Context: an optimization exercise on an open-source flow, tuned for small area and a short achievable clock period. The choices shown serve that exercise and are no tape-out recipe. Only simulation tests tie the RTL to the original design; equivalence was not proved. Power and IR drop assume default switching activity.

$ cat flow/run.sh
#!/bin/bash
# synth_recipe.tcl (not shown) runs the flow's synth.tcl, then flattens the netlist and writes it again
# the make line also repeats each setting of config.mk as NAME=value (left out here)
make -C /OpenROAD-flow-scripts/flow DESIGN_CONFIG=/design/flow/config.mk WORK_HOME=/design/flow/orfs CLKGATE_MAP_FILE= SYNTH_SCRIPT=/design/flow/synth_recipe.tcl finish
$ cat flow/config.mk
export PLATFORM = sky130hd
export DESIGN_NAME = DSP
export DESIGN_NICKNAME = DSP
export VERILOG_FILES = /design/flow/design.v
export SDC_FILE = /design/flow/constraint.sdc
export NUM_CORES = 4
export LEC_CHECK = 0
export CAP_MARGIN = 20
export CORE_MARGIN = 2
export CORE_UTILIZATION = 40
export SLEW_MARGIN = 20
$ cat flow/constraint.sdc
create_clock -name core_clock -period 7.0 [get_ports {clk}]
set_input_delay 1.4000 -clock core_clock [delete_from_list [all_inputs] [get_ports {clk}]]
set_output_delay 1.4000 -clock core_clock [all_outputs]
set_load 0.01 [all_outputs]
$ cat flow/design.v
module reg_mux #(
    parameter DATA_WIDTH = 18,
              REG = 1,
              RSTTYPE = "SYNC"
) (
    input [DATA_WIDTH - 1 : 0] data, 
    input rst, CE, clk,
    output [DATA_WIDTH - 1 : 0] mux_out
);
reg [DATA_WIDTH - 1 : 0] Reg;
generate if (RSTTYPE == "ASYNC") begin 
    always @(posedge clk or posedge rst) begin
        if(rst) begin
            Reg <= 0;
        end 
        else if (CE) begin 
            Reg <= data;
        end
    end
end 
    else if (RSTTYPE == "SYNC") begin 
        always @(posedge clk) begin
            if(rst) begin
                Reg <= 0;
            end 
            else if (CE) begin 
                Reg <= data;
            end
        end
    end
endgenerate
assign mux_out = (REG)? Reg : data;
endmodule
module DSP #(
    parameter A0REG = 0,
              A1REG = 1, 
              B0REG = 0,
              B1REG = 1,
              CREG = 1, 
              DREG = 1, 
              MREG = 1,
              PREG = 1, 
              CARRYINREG = 1, 
              CARRYOUTREG = 1, 
              OPMODEREG = 1,
              CARRYINSEL = "OPMODE5",
              B_INPUT = "DIRECT",
              RSTTYPE = "SYNC"
) (
    input [17:0] A, B, D, BCIN,
    input [47:0] C, PCIN,
    input [7:0] OPMODE,
    input clk, CARRYIN,
    input RSTA, RSTB, RSTM, RSTP, RSTC, RSTD, RSTCARRYIN, RSTOPMODE,
    input CEA, CEB, CEM, CEP, CEC, CED, CECARRYIN, CEOPMODE,
    output [17:0] BCOUT,
    output [47:0] PCOUT, P,
    output [35:0] M,
    output CARRYOUT, CARRYOUTF
);
wire [17:0] A0_mux, A1_mux, B0_mux, B1_mux, D_mux, B_IN, Pre_adder_mux;
wire [35:0] M_mux;
wire [47:0] C_mux;
wire [7:0] opmode_mux;
wire CYI_mux, Carry_in_Cascade;
reg [47:0] x_mux, z_mux;
wire [17:0] Pre_adder_out;
wire [35:0] mult_out;
wire [47:0] Post_adder_out;
wire CYO;
reg_mux #(18, A0REG, RSTTYPE)      A0reg (A, RSTA, CEA, clk, A0_mux);
reg_mux #(18, A1REG, RSTTYPE)      A1reg (A0_mux, RSTA, CEA, clk, A1_mux);
reg_mux #(18, B0REG, RSTTYPE)      B0reg (B_IN, RSTB, CEB, clk, B0_mux);
reg_mux #(18, B1REG, RSTTYPE)      B1reg (Pre_adder_mux, RSTB, CEB, clk, B1_mux);
reg_mux #(48, CREG, RSTTYPE)       Creg (C, RSTC, CEC, clk, C_mux);
reg_mux #(18, DREG, RSTTYPE)       Dreg (D, RSTD, CED, clk, D_mux);
reg_mux #(8, OPMODEREG, RSTTYPE)   OPMODEreg (OPMODE, RSTOPMODE, CEOPMODE, clk, opmode_mux);
reg_mux #(36, MREG, RSTTYPE)       Mreg (mult_out, RSTM, CEM, clk, M_mux);
reg_mux #(48, PREG, RSTTYPE)       Preg (Post_adder_out, RSTP, CEP, clk, P);
reg_mux #(1, CARRYINREG, RSTTYPE)  CYOreg (Carry_in_Cascade, RSTCARRYIN, CECARRYIN, clk, CYI_mux);
reg_mux #(1, CARRYOUTREG, RSTTYPE) CYIreg (CYO, RSTCARRYIN, CECARRYIN, clk, CARRYOUT);
assign B_IN = (B_INPUT == "DIRECT")? B : (B_INPUT == "CASCADE")? BCIN : 0 ;
assign Pre_adder_mux = (opmode_mux[4])? Pre_adder_out : B0_mux;
assign BCOUT = B1_mux;
assign M = M_mux;
assign PCOUT = P;
assign Carry_in_Cascade = (CARRYINSEL == "OPMODE5")? opmode_mux[5] : (CARRYINSEL == "CARRYIN")? CARRYIN : 0 ;
assign CARRYOUTF = CARRYOUT;
assign Pre_adder_out = (opmode_mux[6])? (D_mux - B0_mux) : (D_mux + B0_mux) ;
assign mult_out = A1_mux * B1_mux;
assign {CYO, Post_adder_out} = (opmode_mux[7])? (z_mux - (x_mux + CYI_mux)) : (z_mux + x_mux + CYI_mux) ;
always @(*) begin
    case (opmode_mux[1:0])
      0 : x_mux = 0;
      1 : x_mux = {{12{M_mux[35]}}, M_mux} ;
      2 : x_mux = P;    
      3 : x_mux = {D_mux[11:0], A1_mux[17:0], B1_mux[17:0]};
    endcase
    case (opmode_mux[3:2])
      0 : z_mux = 0;
      1 : z_mux = PCIN;
      2 : z_mux = P;    
      3 : z_mux = C_mux;
    endcase
end
endmodule
**The routed nets**

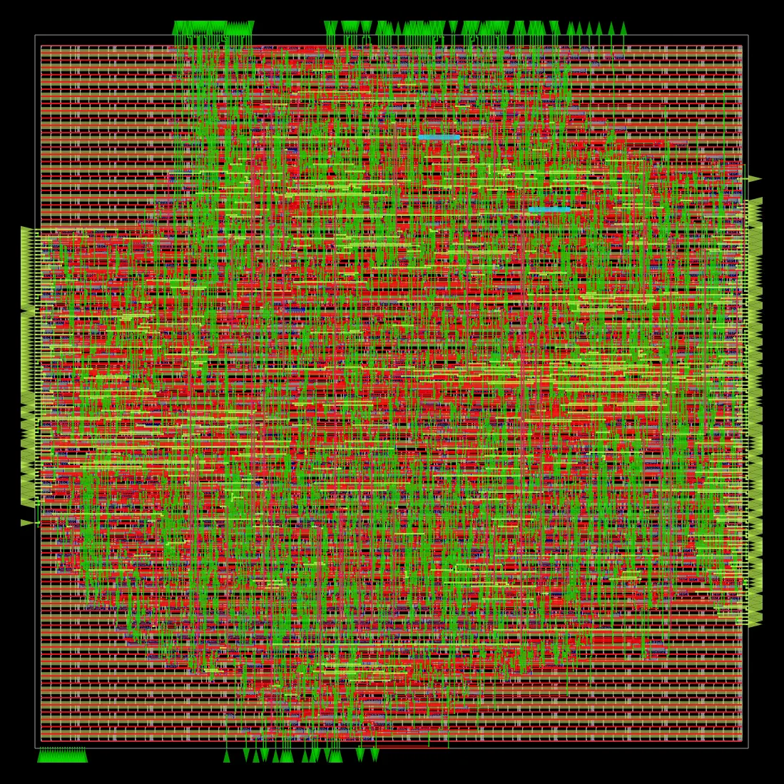
WL met1: 42600 um
WL/cell: 20.6 um
GRT Overall Usage: 25.9%
Vias: 24400
routed wl met2: 41800 um

**Routing congestion map**

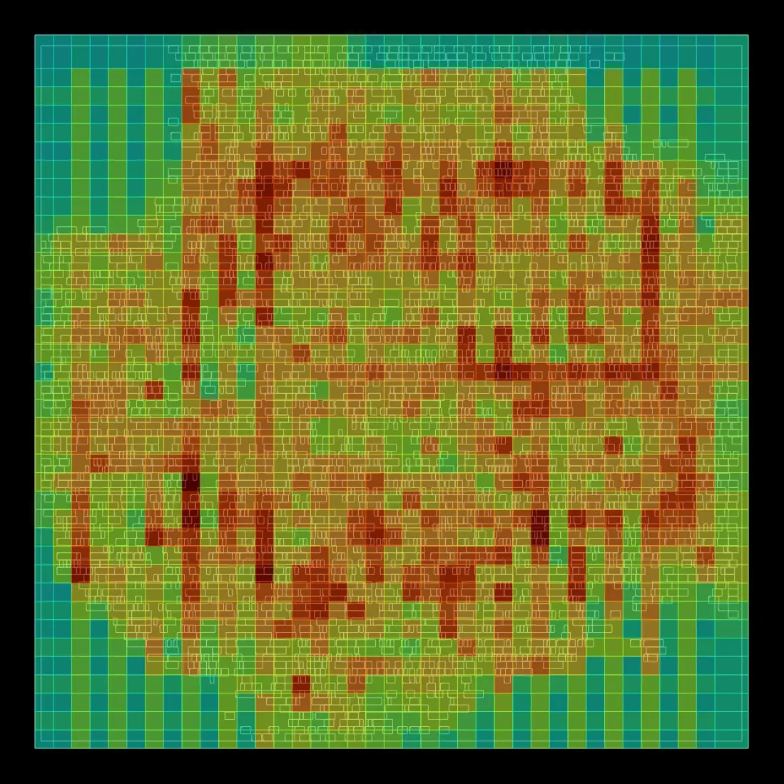
met3 usage: 4.45%
GR peak layer: met2
grt met2 use: 41.0%

==> impl_metrics.ini <==
[grt]
antenna_found_initial = 4
gr-total-overflow = 0
grt_max_degree = 65
grt_pass1_vias = 23600
grt_pass1_wl_um = 142000

[logic_synthesis]
synth_edf_count = 0
async_flop_share_pct = 0
yosysTopAreaCell = fa_1
synth_fp_nets = 4130
syn_inst = 3408
synthDominantCellAreaShare_pct = 18.8
ys.flop_type = dfxtp_1
yosysWarningCount = 7
avgSynthCellArea_um2 = 8.17
synthesis.area_um2 = 27800
seq_area_frac_synth_pct = 14.1
yosysMostFrequentCell = inv_1

[timing]
fin_skew_ps = 24.0
fin_crit_ps = 6650
drv_slew = 0
period_share_pct = 95.0
whs_ps = 491
rsz0062_at_grt = false
slew-limit-headroom_pct = 30.0
hold_violations = 0
setup_slack_ps = 350
setup_tns_ps = 0
fmaxAchievable_mhz = 150
finalSetupViolations = 0

[clock_network]
clock_sinks = 196
clock_latency_ps = 530
cts_buffers = 17
cts_buffer_depth = 2
clockRootBuffer = clkbuf_16
cts_max_level = 4
cts_tree = built

[finish]
layout-drive-gt1-share_pct = 7.05
register_area_um2 = 3940
n_fill_cell = 6869
multiInputGateArea_um2 = 21100
area_growth_pct = 16.5

[floorplanning]
die_h_um = 268
die_w_um = 268
ioPinCount = 346

[setup_path]
cpPeakStageDelay_ps = 820
critPathKind = register to register
path_buf_inv = 4
cpMostUsedCell = fa_1
worstPathRequired_ps = 7390
cp.arrival_ps = 7040
crit_path_start_kind = register
critPathSlowestCell = dfxtp_1
path_cells = nand2_1 -> fa_1 -> inv_1 -> fa_1 -> fa_1 -> fa_1 -> fa_1 -> inv_1 -> fa_1 -> inv_1 -> ha_1 -> buf_4 -> o311a_1 -> o21ai_0 -> o21ai_0 -> a22oi_1 -> a21oi_1 -> a311o_1 -> xor2_1 -> mux2i_1 -> nor2_1

[pwr]
peakVddDrop_uv = 120
powerDensity_nw_per_um2 = 157
netSwitchingPower_uw = 2210
power_switching_share_pct = 43.4
pwr-share-comb_pct = 53.0
internal_power_uw = 2880
leakagePower_uw = 0.0153
power_frac_clock_pct = 19.8

[job]
max_cap_viol_count = 0

[hold_path]
hold_class = register to register

[detailed_routing]
routed_wirelength_um = 93500
drcViolationCount = 0
first_pass_iters = 5
routed.top_layer = met5
drt-vias-per-instance = 5.37
drt_iter0_drc = 1759

[run_status]
status = no timing/DRC/antenna violations

[place]
place_ws_ps = 187
port_buffers = 326
hpwl_um = 75800
gp_congestion = 0.934
**Cells coloured by class**

Scale bar: 100 um.
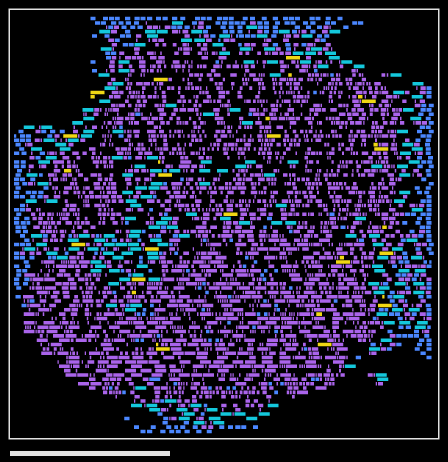
| colour | class | cells | share of their area |
|---|---|---|---|
| blue | other buffers and delay cells | 420 | 13% |
| purple | combinational and other logic | 2970 | 73% |
| cyan | flops | 196 | 13% |
| yellow | clock drivers and dummy loads | 30 | 1.7% |
sequential cell area share: 12.1%
Core ar.: 68700 um^2
Layout Utilization: 47.2%
row count: 96

**Sequential cells coloured by instance or generate block**

Other sequential cells in the stronger grey, the rest of the logic in the fainter grey.
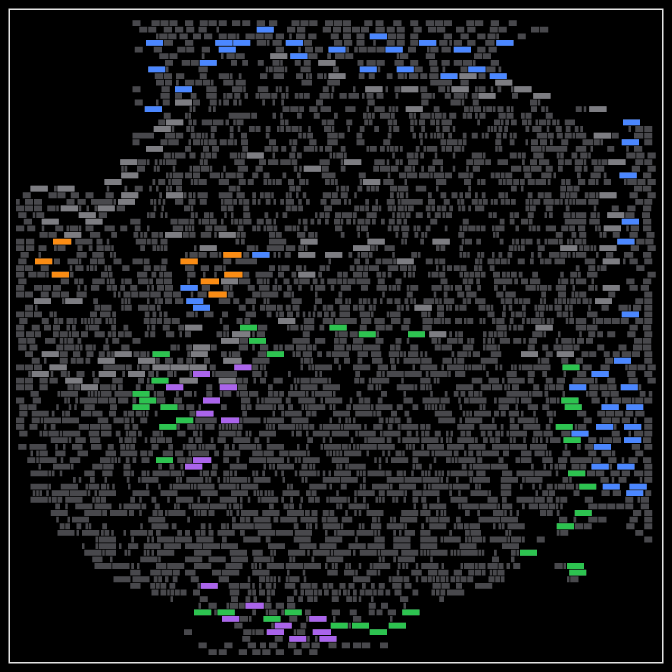
| colour | scope | flops |
|---|---|---|
| purple | A1reg | 18 |
| orange | OPMODEreg | 8 |
| green | Mreg | 36 |
| blue | Creg | 48 |
not coloured: 86
non-filler cells, final: 4548
Die Area: 71700 um^2

==> placed cells by master, fill, tap and decap left out, drive strengths merged, types with 15 or more instances in the layout <==
cell,n
inv,468
clkdlybuf4s50,320
nand2,318
nor2,285
ha,267
fa,261
dfxtp,196
a21oi,176
and2,160
mux2i,143
o21ai,101
buf,100
xnor2,96
mux2,84
a22o,75
a211oi,55
a21o,54
xor2,38
nand3,34
nor3,31
nor2b,31
o21a,25
nand2b,24
a22oi,24
o21bai,23
a31oi,23
and3,18
clkbuf,18
nand4,15
o211ai,15
==> sequential cells by signal, summed over array words and instances (netlist names) <==
register       count
CYOreg.Reg         1
CYIreg.Reg         1
Creg.Reg          48
B1reg.Reg         18
Mreg.Reg          36
Dreg.Reg          18
A1reg.Reg         18
OPMODEreg.Reg      8
Preg.Reg          48
==> stage by stage <==
| step | utilization [%] | instance area, um^2 |
|---|---|---|
| after floorplan | - | 27800 |
| after global placement | 46.4 | 31900 |
| after detailed placement | 46.4 | 31900 |
| after CTS | 47.2 | 32400 |
| after global routing | 47.2 | 32400 |
| final | 47.2 | 32400 |
==> repair_timing <==
action                     in CTS  in global routing
gates resized for setup         0                  9
setup endpoints to repair       0                  5
hold buffers                    0                  0
==> routing by layer <==
layer  vias up  global-route usage (%)
li1      11600                       -
met1     11900                    35.9
met2       793                    41.0
met3       114                    4.45
met4         4                    8.41
met5         -                       0
==> final cells by class <==
| cell class | instances | share of cell area [%] |
|---|---|---|
| Clock buffer | 18 | 1.35 |
| Timing Repair Buffer | 420 | 12.2 |
| Tap cell | 931 | 3.59 |
| Inverter | 462 | 5.35 |
| Clock inverter | 12 | 0.293 |
| Sequential cell | 196 | 12.1 |
| Multi-Input combinational cell | 2508 | 65.1 |
| Antenna cell | 1 | 0.00771 |
==> worst min-delay path, stage by stage, from the launching register on <==
cell	delay (ps)
dfxtp_1	320
mux2i_1	70
nor2_1	70
==> worst paths after layout <==
path / startpoint / endpoint / slack (ps) / depth (start not counted)
setup / recovery: B1reg.Reg[14] / Mreg.Reg[31] / 350 / 21
hold / removal: Creg.Reg[21] / Creg.Reg[21] / 490 / 2
setup reg to reg: B1reg.Reg[14] / Mreg.Reg[31] / 350 / 21
hold reg to reg: Creg.Reg[21] / Creg.Reg[21] / 490 / 2
==> power by group through the flow <==
stage	Sequential (uW)	Clock (uW)	Combinational, uW
finish	1380	1010	2700
global route	1400	1060	2980
CTS	1390	1030	2690
detailed placement	1410	0	2670
global placement	1410	0	2660
floorplan	1330	0	1800
==> cells by family after synthesis <==
family	after synthesis	synth area share (%)
mux	227	8.54
fa+ha+maj	528	30.8
simple gates	968	16.3
compound gates	651	15.9
flops	196	14.1
xor+xnor	134	4.21
buf+inv	704	10.2

-- port drivers added, routing unchanged --
No port has a modelled driver above. Below, the same layout with a new extraction and two added sets of constraints.
Step 1 assumes that a clkbuf_16 drives the clock port and a buf_2 every other input.
Step 2 adds t to the input delays and takes it off the output delays; t is the mean of the earliest and latest rising clock arrival at the registers after step 1. Input paths then give back, and output paths get back, about the clock's delay inside the block.
Three values: ideal, step 1, step 2; two values: the first two.
t (ns): 0.575
slack for setup (ns): 0.350 / 0.350 / 0.350
worst setup path after step 2: register to register
worst slew at a driven data input, ns: 0.09
After both steps this run still meets setup and hold. The setup slack of this run moves by 0.000 ns with the drivers and by 0.000 ns with both steps.
